Context: an optimization exercise on an open-source flow, tuned for small area and a short achievable clock period. The choices shown serve that exercise and are no tape-out recipe.
The RTL was checked by simulation tests, not by an equivalence proof against the original design.
Not every run is shown, and edits may drop behaviour that the tests do not exercise.
Power is estimated from default activity; no workload was simulated.

run_1/layers.png
Scale bar: 100 um. Only two layers are drawn.
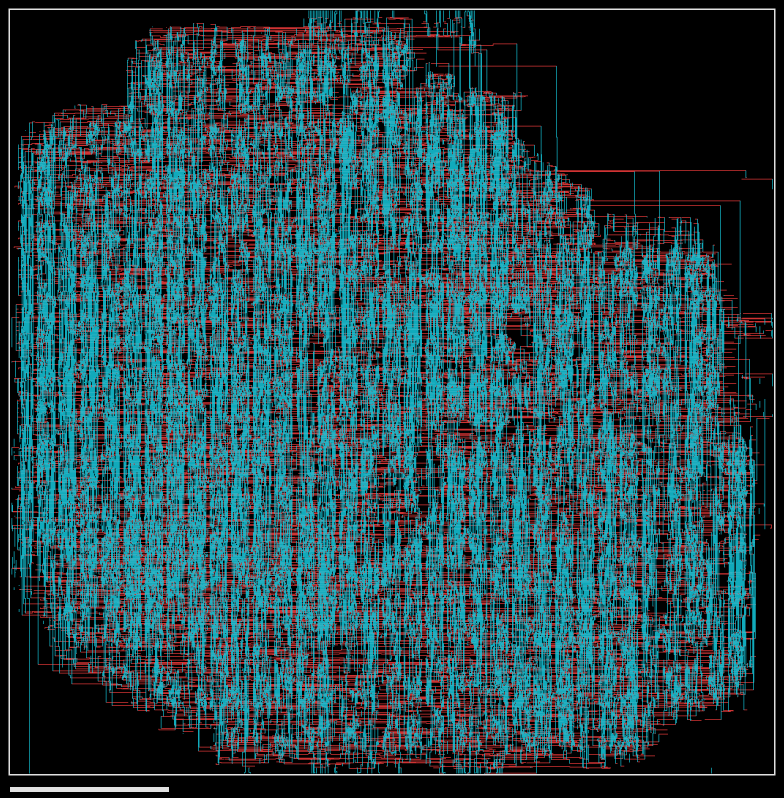
run_1/closeup.png
Window x 215 to 265, y 311 to 361 um. Cells in grey, sequential cells in the stronger grey; small squares are vias.
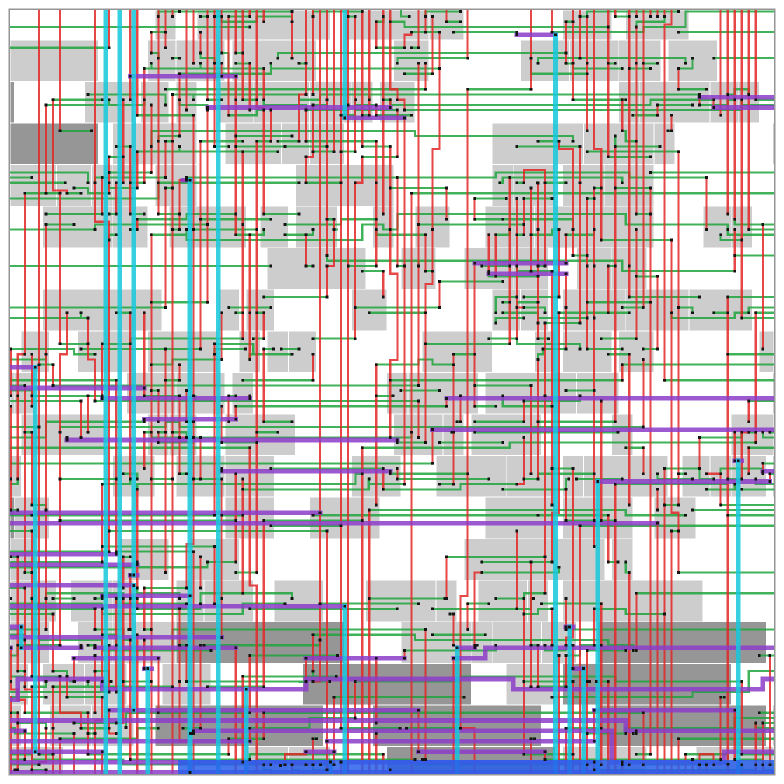
run_1/placed.png
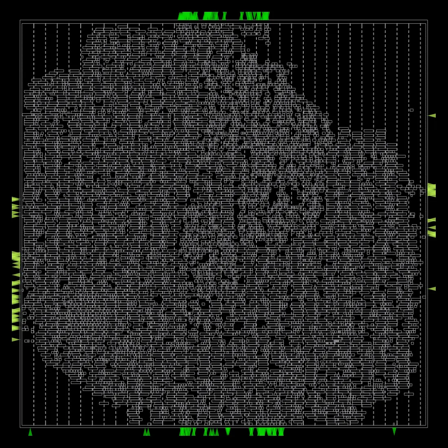
--- flow/design.v ---
module ALU (inA, inB, FS, Cin, F, stat, Cout);
	input [63:0] inA, inB;
	input [4:0] FS;
	input Cin;
	output [63:0] F;
	output [3:0] stat;
	output Cout;
	wire [63:0] A, B, sum, Fna;
	wire nzA, nzB, cy, zAdd, zna;
	alu_neg negA (.x(inA), .neg(FS[1]), .y(A), .nz(nzA));
	alu_neg negB (.x(inB), .neg(FS[0]), .y(B), .nz(nzB));
	alu_add add (.a(inA), .b(inB), .s1(FS[1]), .s0(FS[0]), .cin(Cin), .sum(sum), .cout(cy), .zero(zAdd));
	alu_res res (.A(A), .B(B), .sum(sum), .op(FS[4:2]), .F(F), .Fna(Fna));
	alu_nor64 zr (.x(Fna), .z(zna));
	assign Cout = cy & (nzA | ~FS[1]) & (nzB | ~FS[0]);
	wire zf = (FS[4:2] == 3'b010) ? zAdd : zna;
	assign stat = {Cout, Cout, 1'b0, zf};
endmodule
module alu_neg (input [63:0] x, input neg, output [63:0] y, output nz);
	reg [63:0] o;
	integer L, i, blk;
	always @(*) begin
		o = x;
		for (L = 0; L < 6; L = L + 1)
			for (i = 0; i < 64; i = i + 1)
				if (i[L]) begin
					blk = ((i >> L) << L) - 1;
					o[i] = o[i] | o[blk];
				end
	end
	assign y = x ^ ({64{neg}} & {o[62:0], 1'b0});
	assign nz = o[63];
endmodule
module alu_add (input [63:0] a, input [63:0] b, input s1, input s0, input cin,
		output [63:0] sum, output cout, output zero);
	wire [63:0] X = a ^ {64{s1}};
	wire [63:0] Y = b ^ {64{s0}};
	wire [63:0] Z = {62'b0, s1 & s0, s1 ^ s0};
	wire [63:0] S = X ^ Y ^ Z;
	wire [64:0] C = {(X & Y) | (X & Z) | (Y & Z), 1'b0};
	wire [63:0] g = S & C[63:0];
	wire [63:0] p = S ^ C[63:0];
	wire [63:0] t = S | C[63:0];
	reg [63:0] gg, pp;
	integer L, i, blk;
	always @(*) begin
		gg = g;
		pp = p;
		for (L = 0; L < 6; L = L + 1)
			for (i = 0; i < 64; i = i + 1)
				if (i[L]) begin
					blk = ((i >> L) << L) - 1;
					gg[i] = gg[i] | (pp[i] & gg[blk]);
					pp[i] = pp[i] & pp[blk];
				end
	end
	wire [63:0] carry = {gg[62:0] | (pp[62:0] & {63{cin}}), cin};
	assign sum = p ^ carry;
	assign cout = C[64] | gg[63];
	assign zero = &(p ~^ {t[62:0], cin});
endmodule
module alu_res (input [63:0] A, input [63:0] B, input [63:0] sum, input [2:0] op,
		output [63:0] F, output [63:0] Fna);
	wire k11 = op == 3'b000 || op == 3'b001;	 
	wire k10 = op == 3'b001 || op == 3'b011;	 
	wire kr = op == 3'b100;
	wire kl = op == 3'b101;
	wire kf = op == 3'b111;
	wire ka = op == 3'b010;
	assign Fna = (A & B & {64{k11}}) | ((A ^ B) & {64{k10}}) | ({1'b0, A[63:1]} & {64{kr}})
		| ({A[62:0], 1'b0} & {64{kl}}) | {48'b0, {16{kf}}};
	assign F = Fna | ({64{ka}} & sum);
endmodule
module alu_nor64 (input [63:0] x, output z);
	assign z = ~|x;
endmodule
module reg32x64Bit
	(input clk,
	input write,
	input reset,
	input [4:0] wrAddr,
	input [63:0] wrData,
	input [4:0] rdAddrA,
	input [4:0] rdAddrB,
	input rdEnA,
	output [63:0] rdDataA,
	output [63:0] rdDataB
	);
	wire [2047:0] q;
	wire [31:0] valid, selA, selB;
	rf_store store (.clk(clk), .write(write), .reset(reset), .wrAddr(wrAddr), .wrData(wrData), .q(q), .valid(valid));
	rf_dec decA (.addr(rdAddrA), .en(rdEnA), .valid(valid), .sel(selA));
	rf_dec decB (.addr(rdAddrB), .en(1'b1), .valid(valid), .sel(selB));
	rf_rdport portA (.sel(selA), .q(q), .rdData(rdDataA));
	rf_rdport portB (.sel(selB), .q(q), .rdData(rdDataB));
endmodule
module rf_store
	(input clk,
	input write,
	input reset,
	input [4:0] wrAddr,
	input [63:0] wrData,
	output [2047:0] q,
	output reg [31:0] valid
	);
	always @(posedge clk or posedge reset) begin
		if (reset)
			valid <= 32'b0;
		else if (write)
			valid[wrAddr] <= 1'b1;
	end
	genvar r;
	generate
		for (r = 0; r < 32; r = r + 1) begin : regs
			reg [63:0] data;
			always @(posedge clk)
				if (write && wrAddr == r)
					data <= wrData;
			assign q[64*r +: 64] = data;
		end
	endgenerate
endmodule
module rf_dec
	(input [4:0] addr,
	input en,
	input [31:0] valid,
	output reg [31:0] sel
	);
	integer i;
	always @(*)
		for (i = 0; i < 32; i = i + 1)
			sel[i] = en && valid[i] && addr == i;
endmodule
module rf_rdport
	(input [31:0] sel,
	input [2047:0] q,
	output reg [63:0] rdData
	);
	integer j;
	always @(*) begin
		rdData = 64'b0;
		for (j = 0; j < 32; j = j + 1)
			rdData = rdData | ({64{sel[j]}} & q[64*j +: 64]);
	end
endmodule
module datapath(input clk, reset, Cin, RegWrite, MUXSelect, InSelect,
					input[63:0] data,
					input[4:0] FS, wrAddr, rdAddrA, rdAddrB,
					output [63:0] ALUout,
					output [3:0] stat,
					output Cout);
    wire [63:0] rdDataA, rdDataB;
    wire [63:0] ALUin = rdDataA | {59'b0, wrAddr & {5{MUXSelect}}};
    wire [63:0] RegIn = InSelect ? ALUout : data;
    reg32x64Bit T1 (.clk(clk), .write(RegWrite), .reset(reset), .wrAddr(wrAddr), .rdAddrA(rdAddrA), .rdAddrB(rdAddrB), .rdEnA(~MUXSelect), .wrData(RegIn), .rdDataA(rdDataA), .rdDataB(rdDataB));
    ALU T2 (.inA(ALUin), .inB(rdDataB), .FS(FS), .Cin(Cin), .F(ALUout), .stat(stat), .Cout(Cout));
endmodule
--- flow/run.sh ---
#!/bin/bash
# synth_recipe.tcl (not shown) runs the flow's synth.tcl, then flattens the netlist and writes it again
# the make line also repeats each setting of config.mk as NAME=value (left out here)
make -C /OpenROAD-flow-scripts/flow DESIGN_CONFIG=/design/flow/config.mk WORK_HOME=/design/flow/orfs CLKGATE_MAP_FILE= SYNTH_SCRIPT=/design/flow/synth_recipe.tcl finish
--- flow/config.mk ---
export PLATFORM = sky130hd
export DESIGN_NAME = datapath
export DESIGN_NICKNAME = datapath
export VERILOG_FILES = /design/flow/design.v
export SDC_FILE = /design/flow/constraint.sdc
export NUM_CORES = 4
export LEC_CHECK = 0
export CAP_MARGIN = 20
export CORE_MARGIN = 2
export CORE_UTILIZATION = 45
export PLACE_DENSITY = 0.6
export SETUP_SLACK_MARGIN = 5
export SLEW_MARGIN = 20
export SYNTH_HIERARCHICAL = 1
--- flow/constraint.sdc ---
create_clock -name core_clock -period 17.5 [get_ports {clk}]
set_input_delay 3.5000 -clock core_clock [delete_from_list [all_inputs] [get_ports {clk}]]
set_output_delay 3.5000 -clock core_clock [all_outputs]
set_load 0.01 [all_outputs]
==> key figures, run 1 <==
Run status
  • Status: timing/DRC/antenna clean

Synth
  • Mapped cell area: a little over 100,000 um^2
  • EDFF count, synth: 2,048
  • Post-synthesis sequential area ratio: 61.06%
  • Dominant synthesized flop cell: edfxtp_1
  • Synth Area per Inst: 13.68 um^2
  • Fraction of synthesized cell area in xor and xnor cells: under 10%
  • Adder-cell share of the synthesized area: under 10%
  • Compound-Gate Fraction of Synth Area: 19.10%
  • Synthesized instance count: between 7,000 and 8,000
  • Simple-gate area share of the yosys netlist: 7.774%
  • Largest family of logic cells by synthesized area: compound AO/OA/AOI/OAI gates
  • FFs w/ async S/R, synth: 1.538%
  • Synth Register Bits: 2,080
  • Yosys Warn Count: 11

Placement
  • GP Congestion: 1.007
  • Area after DPL: 105,400 um^2
  • Dpl hpwl: 264,700 um

Finish
  • Commonest non-fill, non-tap cell in the layout: edfxtp_1
  • Commonest non-fill, non-tap cells in the layout: 2,048 x edfxtp_1, 2,020 x a22oi_1, 540 x nand4_1
  • P&R area growth vs syn: 17.31%
  • Final instance area: 119,700 um^2
  • Nets: approximately 8,000
  • Multi-input logic area: 38,970 um^2
  • Layout cells sized above 1: 19.93%
  • FF/Latch Area: 62,300 um^2

Setup path
  • RR Endpoint: T1.store.regs[7].data[51]
  • CP required: 14,000 ps
  • Kind of critical path: in2out
  • CP peak stage delay: between 500 and 600 ps
  • WP data arrival: 10,080 ps
  • Critical-path top delay cell: or4_1
  • Worst setup EP type: output pin
  • Reg2Reg Setup Slack: 10,110 ps
  • FF-to-FF path depth: 25
  • Critical path cell sequence: buf_12, clkinvlp_4, and4bb_4, buf_6, and3_4, buf_12, a22oi_2, nand4_1, or4_1, a21o_1, nor4_4, and4_4, nand4_1, o41ai_2, xnor2_1, ha_2, a211o_1, a21o_1, nor4_4, nand4_1, nor4_4, mux2_4, buf_6
  • Worst path bufs/invs: 5

Die
  • Die X: ~480 um
  • Cell row count: 174
  • Number of I/O pins: 159
  • Initial Util: 45.32%
  • Die Span Y: between 400 and 500 um
  • Die ar.: around 230,000 um^2

Global routing
  • Vias in the first global route: approximately 75,000
  • Initial antenna violation count: 54
  • Pin count of the biggest net entering global routing: 135
  • Gr ovfl total: 0
  • Global-route wire length before repair: ~600,000 um

Detailed routing
  • Antenna Nets Post-Route: 0
  • DR pass1 iterations: 9
  • Metal-1 WL: 157,100 um
  • WL met3: between 70,000 and 80,000 um
  • Met2 WL: 194,600 um
  • Highest metal used: met5
  • DRC: 0

STA
  • Worst-Margin Slew: about 1200 ps
  • Final Cycle Share: 77.58%
  • Final TNS setup: 0 ps
  • Tmin final: 13,580 ps
  • Final Hold Viols: 0
  • Setup violations, final: 0
  • RSZ-0062 raised after global routing: true
  • Slew HR: 20.91%
  • Clk_skew: 101.6 ps
  • Peak Freq: 73.65 MHz

Worst hold path
  • Worst hold path class: reg2reg
  • WHS Path Cells: 1
  • Hold path start: T1.store.valid[24]
  • Hold endpoint: T1.store.valid[24]

Clocking
  • Clk slew on worst S/H paths: 60 ps
  • Root Buffer: clkbuf_16
  • CTS tree: built
  • Max clock buf depth: 3
  • CTS Buf Count: 213
  • Clk sinks: 2,080
  • H-tree Lvls: 4

Job
  • Max_cap viols: 0

Power
  • P per Cell Area: 114.9 nW/um^2
  • Pleak: 39.72 nW
Notes on layers.png above:
M1 -> red  # wire length 157 mm
M2 -> cyan  # wire length 195 mm
wire per inst: 42.75 um
via count: 83,840
WL final: 472,200 um
all-layer global routing usage: 36.07%

Notes on closeup.png above:
M1 -> green
M4 -> cyan
M3 -> purple
M2 -> red
M5 -> blue
sequential cells in the window = 9
netlist names of flops here include = T1.store.regs.data (9)
cells with their middle in the window = 164
most frequent = xor2_1 (14), inv_1 (14), ha_1 (14)

Notes on placed.png above:
final core utilization: 53.17%
Seq area share: 52.05%
core area: 225,100 um^2
fill count: 18,590

==> run 1: modules after synthesis (local to each module, per instance), excerpt <==
module / cell area [um^2] / flip-flops and latches / copies in the design / cells
datapath: 1119 / 0 / 1 / 77
rf_store: 63130 / 2080 / 1 / 2196
reg32x64Bit: 3.754 / 0 / 1 / 1
rf_dec: 314.1 / 0 / 2 / 44
alu_add: 7363 / 0 / 1 / 948
rf_rdport: 11200 / 0 / 2 / 1568
alu_neg: 1358 / 0 / 2 / 180
alu_nor64: 143.9 / 0 / 1 / 21
==> run 1: area by class of cell <==
| cell class | count | area share [%] |
|---|---|---|
| Sequential cell | 2080 | 52.05 |
| Multi-Input combinational cell | 4686 | 32.56 |
| Timing Repair Buffer | 669 | 5.621 |
| Clock buffer | 248 | 4.581 |
| Tap cell | 2992 | 3.128 |
| Clock inverter | 150 | 1.405 |
| Inverter | 176 | 0.5551 |
| Antenna cell | 44 | 0.09200 |
==> run 1: through the flow <==
| stage | worst slack [ps] | instances | total power, mW | utilization (%) | hold slack, ps |
|---|---|---|---|---|---|
| floorplan | 5715 | 7464 | 7.437 | - | 433.2 |
| global placement | 1132 | 10190 | 8.441 | 46.83 | 489.4 |
| detailed placement | 1550 | 10190 | 8.463 | 46.83 | 502.7 |
| CTS | 2917 | 10640 | 13.13 | 50.41 | 516.6 |
| global route | 4016 | 11010 | 14.02 | 53.12 | 543.4 |
| finish | 3923 | 11050 | 13.75 | 53.17 | 521.5 |
==> run 1: Yosys cell counts (all sizes together), types with 9 or more instances <==
library cell / n / share of area (%)
a22oi: 2053 / 15
edfxtp: 2048 / 60
nand4: 544 / 3.4
buf: 465 / 3.1
ha: 261 / 3.2
xor2: 179 / 1.5
inv: 176 / 0.65
xnor2: 171 / 1.5
or4: 147 / 1.1
nand2: 139 / 0.51
o21ai: 128 / 0.64
clkbuf: 119 / 0.48
nor2: 106 / 0.40
and3: 82 / 0.50
mux2: 66 / 0.95
mux2i: 58 / 0.57
nor4: 51 / 0.37
a211o: 46 / 0.40
a21oi: 43 / 0.22
nor2b: 42 / 0.27
and2: 34 / 0.21
nor3: 34 / 0.19
o31ai: 33 / 0.31
a221oi: 32 / 0.30
dfrtp: 32 / 0.78
a21o: 31 / 0.23
o41ai: 28 / 0.28
o22ai: 27 / 0.17
o21a: 26 / 0.19
a31o: 25 / 0.21
or2: 23 / 0.14
a211oi: 20 / 0.16
nand3: 20 / 0.098
nand3b: 19 / 0.14
o31a: 19 / 0.16
and4b: 11 / 0.11
o21bai: 10 / 0.077
nand2b: 9 / 0.070
==> run 1: where the power goes <==
part	internal, mW	switching, mW	total [mW]
registers	5.74	0.164	5.91
clock network	2.65	2.05	4.71
logic	1.11	2.02	3.13
total	9.51	4.24	13.7
==> run 1: how the worst max path moves through the flow <==
stage | from | slack (ps) | endpoint | depth (start not counted)
6_report | MUXSelect | 3920 | stat[0] | 23
3_5_place_dp | MUXSelect | 1550 | stat[0] | 23
4_1_cts | rdAddrA[0] | 2920 | stat[0] | 22
5_1_grt | MUXSelect | 4020 | stat[0] | 24
3_3_place_gp | MUXSelect | 1130 | stat[0] | 23
2_1_floorplan | MUXSelect | 5710 | stat[0] | 22
==> run 1: per-layer routing <==
metal	vias to the layer above	track usage, %
met5	-	0.04143
met4	50	23.60
met2	8083	52.48
met3	2039	12.16
met1	41690	45.81
li1	31980	-
==> run 1: worst reg2reg max path: cells and delay by family (launching register included) <==
kind            cells  cell delay (ps)
buf+inv             6             1110
fa+ha+maj           3              910
simple gates        5             1590
flops               1              840
compound gates      9             1960
xor+xnor            1              190
mux                 1              420
==> run 1: flip-flops by register name (all words and copies together) (netlist names) <==
register,cells
T1.store.regs.data,2048
T1.store.valid,32
==> run 1: kinds of logic (layout without fill, tap and decap cells) <==
| group | Yosys count | after routing |
|---|---|---|
| compound gates | 2587 | 2587 |
| flops | 2080 | 2080 |
| simple gates | 1291 | 1353 |
| buf+inv | 760 | 1243 |
| xor+xnor | 350 | 350 |
| fa+ha+maj | 263 | 263 |
| mux | 124 | 124 |
| other cells | 2 | 53 |
==> run 1: what timing repair did <==
action,in CTS,in global routing
setup endpoints to repair,67,66
gates cloned,18,50
gates resized for setup,111,784
buffers inserted,30,312
hold buffers,0,0
pin swaps,31,255
==> run 2: a larger rewrite; changed files in full <==
==> flow/design.v <==
module ALU (inA_n, inB_n, FS, Cin, F, stat, Cout);
	input [63:0] inA_n, inB_n;	 
	input [4:0] FS;
	input Cin;
	output [63:0] F;
	output [3:0] stat;
	output Cout;
	wire [63:0] A, B, sum;
	wire nzA, nzB, cy, zAdd, zf;
	alu_neg negA (.xn(inA_n), .neg(FS[1]), .y(A), .nz(nzA));
	alu_neg negB (.xn(inB_n), .neg(FS[0]), .y(B), .nz(nzB));
	alu_add add (.an(inA_n), .bn(inB_n), .s1(FS[1]), .s0(FS[0]), .cin(Cin), .sum(sum), .cout(cy), .zero(zAdd));
	alu_res res (.A(A), .B(B), .sum(sum), .op(FS[4:2]), .F(F));
	alu_zero zr (.A(A), .B(B), .nzA(nzA), .nzB(nzB), .zAdd(zAdd), .op(FS[4:2]), .z(zf));
	assign Cout = cy & (nzA | ~FS[1]) & (nzB | ~FS[0]);
	assign stat = {Cout, Cout, 1'b0, zf};
endmodule
module alu_neg (input [63:0] xn, input neg, output [63:0] y, output nz);
	wire [63:0] x = ~xn;
	reg [63:0] o;
	integer L, i, blk;
	always @(*) begin
		o = x;
		for (L = 0; L < 6; L = L + 1)
			for (i = 0; i < 64; i = i + 1)
				if (i[L]) begin
					blk = ((i >> L) << L) - 1;
					o[i] = o[i] | o[blk];
				end
	end
	assign y = x ^ ({64{neg}} & {o[62:0], 1'b0});
	assign nz = o[63];
endmodule
module alu_add (input [63:0] an, input [63:0] bn, input s1, input s0, input cin,
		output [63:0] sum, output cout, output zero);
	wire [63:0] a = ~an;
	wire [63:0] b = ~bn;
	wire [63:0] X = a ^ {64{s1}};
	wire [63:0] Y = b ^ {64{s0}};
	wire [63:0] Z = {62'b0, s1 & s0, s1 ^ s0};
	wire [63:0] S = X ^ Y ^ Z;
	wire [64:0] C = {(X & Y) | (X & Z) | (Y & Z), 1'b0};
	wire [63:0] g = S & C[63:0];
	wire [63:0] p = S ^ C[63:0];
	wire [63:0] t = S | C[63:0];
	reg [63:0] gg, pp;
	integer L, i, blk;
	always @(*) begin
		gg = g;
		pp = p;
		for (L = 0; L < 6; L = L + 1)
			for (i = 0; i < 64; i = i + 1)
				if (i[L]) begin
					blk = ((i >> L) << L) - 1;
					gg[i] = gg[i] | (pp[i] & gg[blk]);
					pp[i] = pp[i] & pp[blk];
				end
	end
	wire [63:0] carry = {gg[62:0] | (pp[62:0] & {63{cin}}), cin};
	assign sum = p ^ carry;
	assign cout = C[64] | gg[63];
	assign zero = &(p ~^ {t[62:0], cin});
endmodule
module alu_res (input [63:0] A, input [63:0] B, input [63:0] sum, input [2:0] op,
		output [63:0] F);
	wire [63:0] Fna;
	wire k11 = op == 3'b000 || op == 3'b001;	 
	wire k10 = op == 3'b001 || op == 3'b011;	 
	wire kr = op == 3'b100;
	wire kl = op == 3'b101;
	wire kf = op == 3'b111;
	wire ka = op == 3'b010;
	assign Fna = (A & B & {64{k11}}) | ((A ^ B) & {64{k10}}) | ({1'b0, A[63:1]} & {64{kr}})
		| ({A[62:0], 1'b0} & {64{kl}}) | {48'b0, {16{kf}}};
	assign F = Fna | ({64{ka}} & sum);
endmodule
module alu_zero (input [63:0] A, input [63:0] B, input nzA, input nzB, input zAdd,
		input [2:0] op, output reg z);
	always @(*) begin
		case (op)
			3'b000: z = ~|(A & B);
			3'b001: z = ~nzA & ~nzB;	 
			3'b010: z = zAdd;
			3'b011: z = ~|(A ^ B);
			3'b100: z = ~|A[63:1];
			3'b101: z = ~|A[62:0];
			3'b110: z = 1'b1;
			default: z = 1'b0;
		endcase
	end
endmodule
module reg32x64Bit
	(input clk,
	input write,
	input reset,
	input [4:0] wrAddr,
	input [63:0] wrData,
	input [4:0] rdAddrA,
	input [4:0] rdAddrB,
	input rdEnA,
	output [63:0] rdDataA_n,	 
	output [63:0] rdDataB_n
	);
	wire [2047:0] q;
	wire [31:0] valid, selA, selB;
	rf_store store (.clk(clk), .write(write), .reset(reset), .wrAddr(wrAddr), .wrData(wrData), .q(q), .valid(valid));
	rf_dec decA (.addr(rdAddrA), .en(rdEnA), .valid(valid), .sel(selA));
	rf_dec decB (.addr(rdAddrB), .en(1'b1), .valid(valid), .sel(selB));
	rf_rdport portA (.sel(selA), .q(q), .rdData_n(rdDataA_n));
	rf_rdport portB (.sel(selB), .q(q), .rdData_n(rdDataB_n));
endmodule
module rf_store
	(input clk,
	input write,
	input reset,
	input [4:0] wrAddr,
	input [63:0] wrData,
	output [2047:0] q,
	output reg [31:0] valid
	);
	always @(posedge clk or posedge reset) begin
		if (reset)
			valid <= 32'b0;
		else if (write)
			valid[wrAddr] <= 1'b1;
	end
	genvar r;
	generate
		for (r = 0; r < 32; r = r + 1) begin : regs
			reg [63:0] data;
			always @(posedge clk)
				if (write && wrAddr == r)
					data <= wrData;
			assign q[64*r +: 64] = data;
		end
	endgenerate
endmodule
module rf_dec
	(input [4:0] addr,
	input en,
	input [31:0] valid,
	output reg [31:0] sel
	);
	integer i;
	always @(*)
		for (i = 0; i < 32; i = i + 1)
			sel[i] = en && valid[i] && addr == i;
endmodule
module rf_rdport
	(input [31:0] sel,
	input [2047:0] q,
	output [63:0] rdData_n
	);
	reg [63:0] rdData;
	integer j;
	always @(*) begin
		rdData = 64'b0;
		for (j = 0; j < 32; j = j + 1)
			rdData = rdData | ({64{sel[j]}} & q[64*j +: 64]);
	end
	assign rdData_n = ~rdData;
endmodule
module datapath(input clk, reset, Cin, RegWrite, MUXSelect, InSelect,
					input[63:0] data,
					input[4:0] FS, wrAddr, rdAddrA, rdAddrB,
					output [63:0] ALUout,
					output [3:0] stat,
					output Cout);
    wire [63:0] rdDataA_n, rdDataB_n;
    wire [63:0] ALUin_n = rdDataA_n & ~{59'b0, wrAddr & {5{MUXSelect}}};
    wire [63:0] RegIn = InSelect ? ALUout : data;
    reg32x64Bit T1 (.clk(clk), .write(RegWrite), .reset(reset), .wrAddr(wrAddr), .rdAddrA(rdAddrA), .rdAddrB(rdAddrB), .rdEnA(~MUXSelect), .wrData(RegIn), .rdDataA_n(rdDataA_n), .rdDataB_n(rdDataB_n));
    ALU T2 (.inA_n(ALUin_n), .inB_n(rdDataB_n), .FS(FS), .Cin(Cin), .F(ALUout), .stat(stat), .Cout(Cout));
endmodule
==> flow/config.mk <==
export PLATFORM = sky130hd
export DESIGN_NAME = datapath
export DESIGN_NICKNAME = datapath
export VERILOG_FILES = /design/flow/design.v
export SDC_FILE = /design/flow/constraint.sdc
export NUM_CORES = 4
export LEC_CHECK = 0
export CAP_MARGIN = 20
export CORE_MARGIN = 2
export CORE_UTILIZATION = 40
export CTS_CLUSTER_DIAMETER = 70
export CTS_CLUSTER_SIZE = 24
export PLACE_DENSITY = 0.55
export SETUP_SLACK_MARGIN = 5
export SLEW_MARGIN = 20
export SYNTH_HIERARCHICAL = 1
==> run 2 against run 1 <==
Still clean on timing, DRC and antenna. Sequential share of layout area down 1.8 points. Sequential cell count unchanged. Utilization down 4.9 points. Clock skew down 19 ps. Worst setup slack better by 530 ps. Synthesized cell count up 0.52%. Final cell count up 6.4%. Critical path depth down 1. First-iteration DRC count down 6.3%. Routed wire length up 9.9%. Combinational power up 17%. Area after synthesis up 1.2%. Critical path type unchanged. Largest cell class unchanged.
==> key figures, run 2 <==
Placement
  • Dpl hpwl: 288,100 um (was 264,700 um)
  • GP Congestion: 1.015 (was 1.007)
  • Area after DPL: 107,600 um^2 (was 105,400 um^2)

Clocking
  • Root Buffer: clkbuf_16 (unchanged)
  • Max clock buf depth: 3 (unchanged)
  • Hold Buf Count CTS: 0 (unchanged)
  • H-tree Lvls: 4 (unchanged)
  • Clk sinks: 2,080 (unchanged)
  • Clk slew on worst S/H paths: 80 ps (was 60 ps)
  • CTS tree: built (unchanged)
  • CTS Buf Count: 133 (was 213)

Setup path
  • Kind of critical path: in2out (unchanged)
  • Reg2Reg Setup Slack: 10,370 ps (was 10,110 ps)
  • CP peak stage delay: 840 ps (was 580 ps)
  • WP data arrival: 9550 ps (was 10,080 ps)
  • FF-to-FF path depth: 24 (was 25)
  • Worst setup EP type: output pin (unchanged)
  • Critical path cell sequence: clkbuf_4, and4b_4, and3_4, buf_4, buf_4, buf_4, a22oi_1, nand4_1, nor4_4, xnor2_1, ha_1, ha_1, xor2_1, nand4_1, nor4_1, nand4_1, nor3_1, nor2_1, nor2_1, a21oi_1, nand4_1, buf_2 (was buf_12, clkinvlp_4, and4bb_4, buf_6, and3_4, buf_12, a22oi_2, nand4_1, or4_1, a21o_1, nor4_4, and4_4, nand4_1, o41ai_2, xnor2_1, ha_2, a211o_1, a21o_1, nor4_4, nand4_1, nor4_4, mux2_4, buf_6)
  • CP required: 14,000 ps (about the same)
  • Critical-path top delay cell: xor2_1 (was or4_1)
  • RR Endpoint: T1.store.regs[9].data[63] (was T1.store.regs[7].data[51])

Global routing
  • Gr ovfl total: 0 (unchanged)
  • Global-route wire length before repair: 686,200 um (was 585,400 um)
  • Initial antenna violation count: 53 (was 54)
  • Vias in the first global route: 79,930 (was 74,910)
  • Pin count of the biggest net entering global routing: 86 (was 135)

Run status
  • Status: timing/DRC/antenna clean (unchanged)

STA
  • Final Cycle Share: 74.55% (was 77.58%)
  • RSZ-0062 raised after global routing: true (unchanged)
  • Clk_skew: 82.99 ps (was 101.6 ps)
  • Final Hold Viols: 0 (unchanged)
  • Worst-Margin Slew: 1313 ps (was 1186 ps)
  • Slew HR: 12.44% (was 20.91%)
  • Final TNS setup: 0 ps (unchanged)
  • Tmin final: 13,050 ps (was 13,580 ps)

Synth
  • Mapped cell area: 103,300 um^2 (was 102,000 um^2)
  • Synth Area per Inst: 13.77 um^2 (was 13.68 um^2)
  • Synth top cells by count: 2,079 x a22oi_1, 2,048 x edfxtp_1, 566 x nand4_1 (was 2,052 x a22oi_1, 2,048 x edfxtp_1, 540 x nand4_1)
  • Synthesized instance count: 7,496 (was 7,457)
  • Synth Register Bits: 2,080 (unchanged)
  • Synth area leaders: edfxtp_1 60%, a22oi_1 15%, ha_1 3.9% (was edfxtp_1 60%, a22oi_1 15%, nand4_1 3.3%)
  • Top-area cell type share of the netlist area: 59.56% (was 60.28%)
  • EDFF count, synth: 2,048 (unchanged)
  • Synth cell types: 125 (was 119)
  • FFs w/ async S/R, synth: 1.538% (unchanged)
  • Dominant synthesized flop cell: edfxtp_1 (unchanged)
  • Post-synthesis sequential area ratio: 60.34% (was 61.06%)
  • Yosys Warn Count: 12 (was 11)
  • Post-synth top area cell: edfxtp_1 (unchanged)

Die
  • Die ar.: 262,200 um^2 (was 230,600 um^2)
  • Core area: 256,700 um^2 (was 225,100 um^2)
  • Cell row count: 186 (was 174)
  • Initial Util: 40.22% (was 45.32%)
  • Number of I/O pins: 159 (unchanged)
  • Die Span Y: 512.1 um (was 480.2 um)
  • Die X: 512.1 um (was 480.2 um)

Detailed routing
  • DR pass1 iterations: 10 (was 9)
  • DRC: 0 (unchanged)
  • Wire per inst: 44.15 um (was 42.75 um)
  • Initial DRC count: 15,560 (was 16,600)
  • Antenna Nets Post-Route: 0 (unchanged)

Worst hold path
  • Hold endpoint: T1.store.valid[9] (was T1.store.valid[24])
  • Worst hold path class: reg2reg (unchanged)
  • WHS Path Cells: 1 (unchanged)
  • Hold path start: T1.store.valid[9] (was T1.store.valid[24])

Power
  • P per Cell Area: 105.9 nW/um^2 (was 114.9 nW/um^2)
  • Pleak: 40.88 nW (was 39.72 nW)

Finish
  • Final instance area: 123,900 um^2 (was 119,700 um^2)
  • Nets: 8,637 (was 8,179)
  • Commonest non-fill, non-tap cell in the layout: edfxtp_1 (unchanged)
  • FF/Latch Area: 62,300 um^2 (about the same)
  • Multi-input logic area: 40,590 um^2 (was 38,970 um^2)
  • Fill count: 22,080 (was 18,590)
  • Max reg flops: 2,048 (unchanged)
  • Largest regs: T1.store.regs.data (2048), T1.store.valid (32) (unchanged)
  • P&R area growth vs syn: 19.98% (was 17.31%)
  • Reg with most FFs: T1.store.regs.data (unchanged)
  • Commonest non-fill, non-tap cells in the layout: 2,048 x edfxtp_1, 2,037 x a22oi_1, 675 x buf_4 (was 2,048 x edfxtp_1, 2,020 x a22oi_1, 540 x nand4_1)
  • Layout cells sized above 1: 23.52% (was 19.93%)

Job
  • Max_cap viols: 0 (unchanged)
## run 2: cell count changes after synthesis, moves of 29 or more
cell	delta
or4_1	-140
ha_1	+64
buf_6	+47
o211ai_1	+29
mux2i_1	-41
o21ai_0	-31
xnor2_1	+30
xor2_1	-30
nand3_1	+82
nor4_2	+119
## run 2: Yosys stat by module (local to each module, per instance), excerpt
module,cells,cell area [um^2],flops+latches
datapath,77,1119,0
rf_rdport,1568,11610,0
rf_dec,44,314.1,0
alu_res,445,3312,0
reg32x64Bit,1,3.754,0
alu_zero,139,1281,0
alu_add,948,7363,0
## run 2: kinds of logic after synthesis
kind of cell / Yosys count / synth area share (%)
compound gates: 2528 / 18.41
flops: 2080 / 60.34
simple gates: 1365 / 8.747
buf+inv: 762 / 4.450
xor+xnor: 350 / 2.983
fa+ha+maj: 327 / 3.977
mux: 82 / 1.092
other cells: 2 / 0.007274
## run 2: critical path, delay by kind of cell
family,cells,cell delay [ps]
AOI/OAI and AO/OA,2,330
and+or+nand+nor,11,2970
xor gates and xnor gates,2,1010
buffers and inverters,5,980
adders and majority gates,2,720
## run 2: cell type report
type,instances,share of cell area [%]
diodes,61,0.1232
clock buffers,146,2.778
clock inverters,80,0.8727
inverters,195,0.5929
multi-input cells,4707,32.77
flip-flops and latches,2080,50.29
well taps,3384,3.418
repair buffers,1103,9.154
## run 2: routing by layer
layer / track usage, % / part of all wire [%] / vias to the layer above
li1: - / - / 32810
met1: 46.20 / 34 / 43450
met2: 53.31 / 40 / 8295
met3: 15.02 / 15 / 2375
met4: 31.12 / 10 / 22
met5: 0.8219 / 0.078 / -
## run 2: what timing repair did
action / 4_1_cts / 5_1_grt
endpoints found under the setup margin: 68 / 61
gates resized for setup: 733 / 334
buffers inserted: 535 / 165
pin swaps: 298 / 234
gates cloned: 54 / 2
## run 2: metrics by stage
step | worst slack, ps | instances | total power [mW] | hold WS (ps) | utilization [%]
after global routing | 4656 | 11710 | 13.37 | 527.8 | 48.22
final | 4454 | 11760 | 13.12 | 525.1 | 48.26
after global placement | 1708 | 10710 | 8.686 | 506.3 | 41.92
after floorplan | 5466 | 7503 | 7.525 | 433.2 | -
after detailed placement | 1713 | 10710 | 8.698 | 494.5 | 41.93
after CTS | 4833 | 11530 | 12.65 | 514.3 | 47.09
## run 2: power breakdown
part	internal (mW)	switching, mW	total [mW]
sequential	5.76	0.158	5.92
combinational	1.36	2.30	3.66
clock	1.66	1.89	3.54
## run 2: worst max-delay path by stage
| stage | slack, ps | endpoint | cells after the start | start |
|---|---|---|---|---|
| final | 4450 | stat[0] | 22 | rdAddrB[4] |
| after global routing | 4660 | stat[0] | 23 | rdAddrB[3] |
| after CTS | 4830 | stat[0] | 28 | MUXSelect |
| after detailed placement | 1710 | ALUout[58] | 24 | MUXSelect |
| after global placement | 1710 | ALUout[58] | 24 | MUXSelect |
| after floorplan | 5470 | ALUout[58] | 22 | MUXSelect |
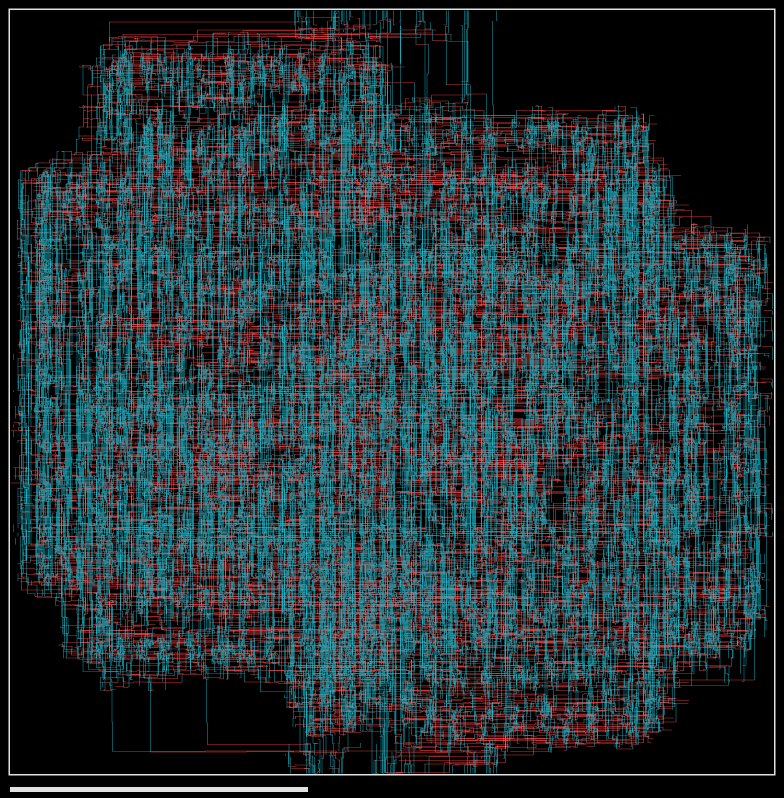
run_2/layers.png
Scale bar: 200 um. Only two layers are drawn.
M1 -> red  # wire length 178 mm
M2 -> cyan  # wire length 210 mm
all-layer global routing usage: 38.12%
via count: 86,950
WL final: 519,000 um

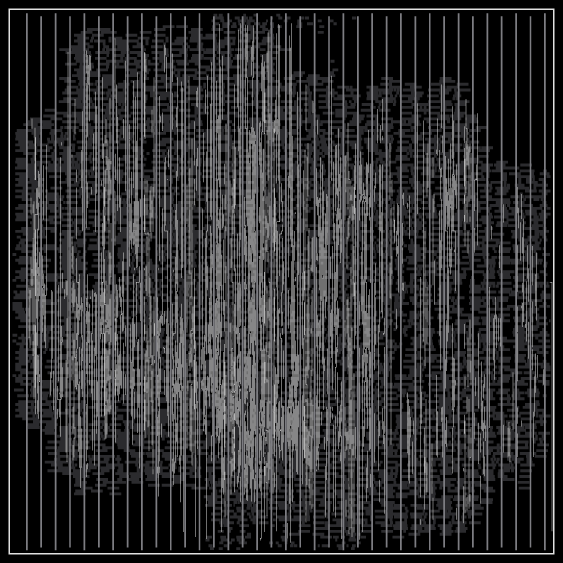
run_2/m4.png
Supply wires on this layer in grey.
wire length on this layer = 53.7 mm
longest straight run = 311 um

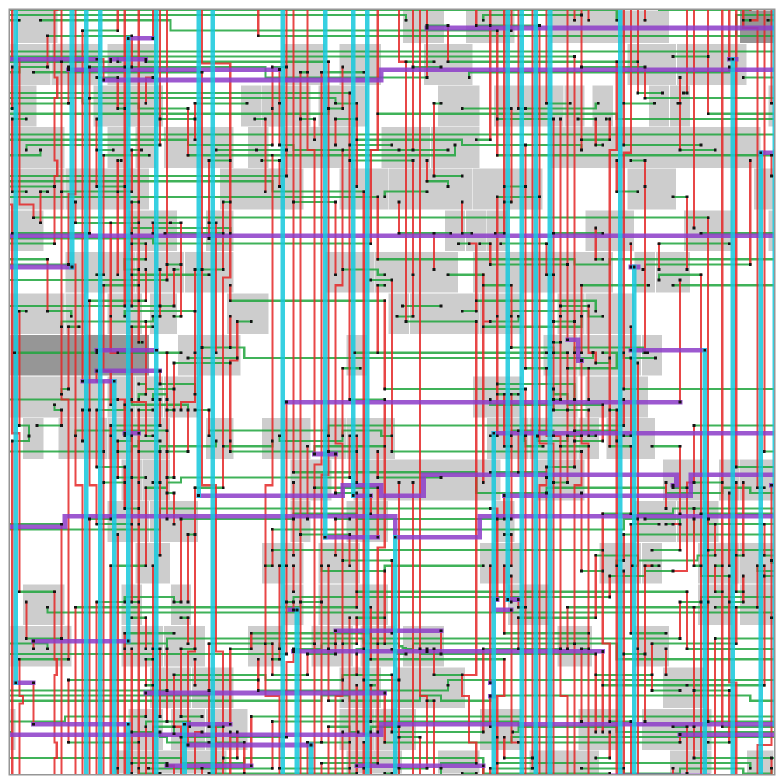
run_2/closeup.png
Window x 231 to 281, y 333 to 383 um. Cells in grey, sequential cells in the stronger grey; small squares are vias.
M2 -> red
M1 -> green
M3 -> purple
M4 -> cyan
cells with their middle in the window = 151
netlist names of flops here include = T1.store.regs.data (1)
most frequent = xnor2_1 (19), inv_1 (19), buf_4 (18)
sequential cells in the window = 1

[static timing again, ports no longer ideal]
The flow's constraints put no driver on any port. The routed layouts listed below were extracted and timed again, unchanged, in two steps.
Step 1, drivers: a clkbuf_16 drives clk and a buf_2 each remaining input, both assumed.
Step 2 adds t to the input delays and takes it off the output delays; t is the mean of the earliest and latest rising clock arrival at the registers after step 1. Input paths then give back, and output paths get back, about the clock's delay inside the block.
Three values: ideal, step 1, step 2; two values: the first two.
run | t, ns | slack for setup (ns) | hold slack, ns | worst register clock-pin slew, ns | cell pins on the clock port's net
run 1 | 1.004 | 3.923 / 3.830 / 3.830 | 0.522 / 0.522 / 0.522 | 0.07 / 0.07 | 1
run 2 | 0.941 | 4.454 / 4.402 / 4.402 | 0.525 / 0.525 / 0.525 | 0.10 / 0.10 | 1
After both steps setup and hold are still met in every run listed. For run 1, which loses most, drivers alone change the setup slack by -0.093 ns; drivers and shift together by -0.093 ns.
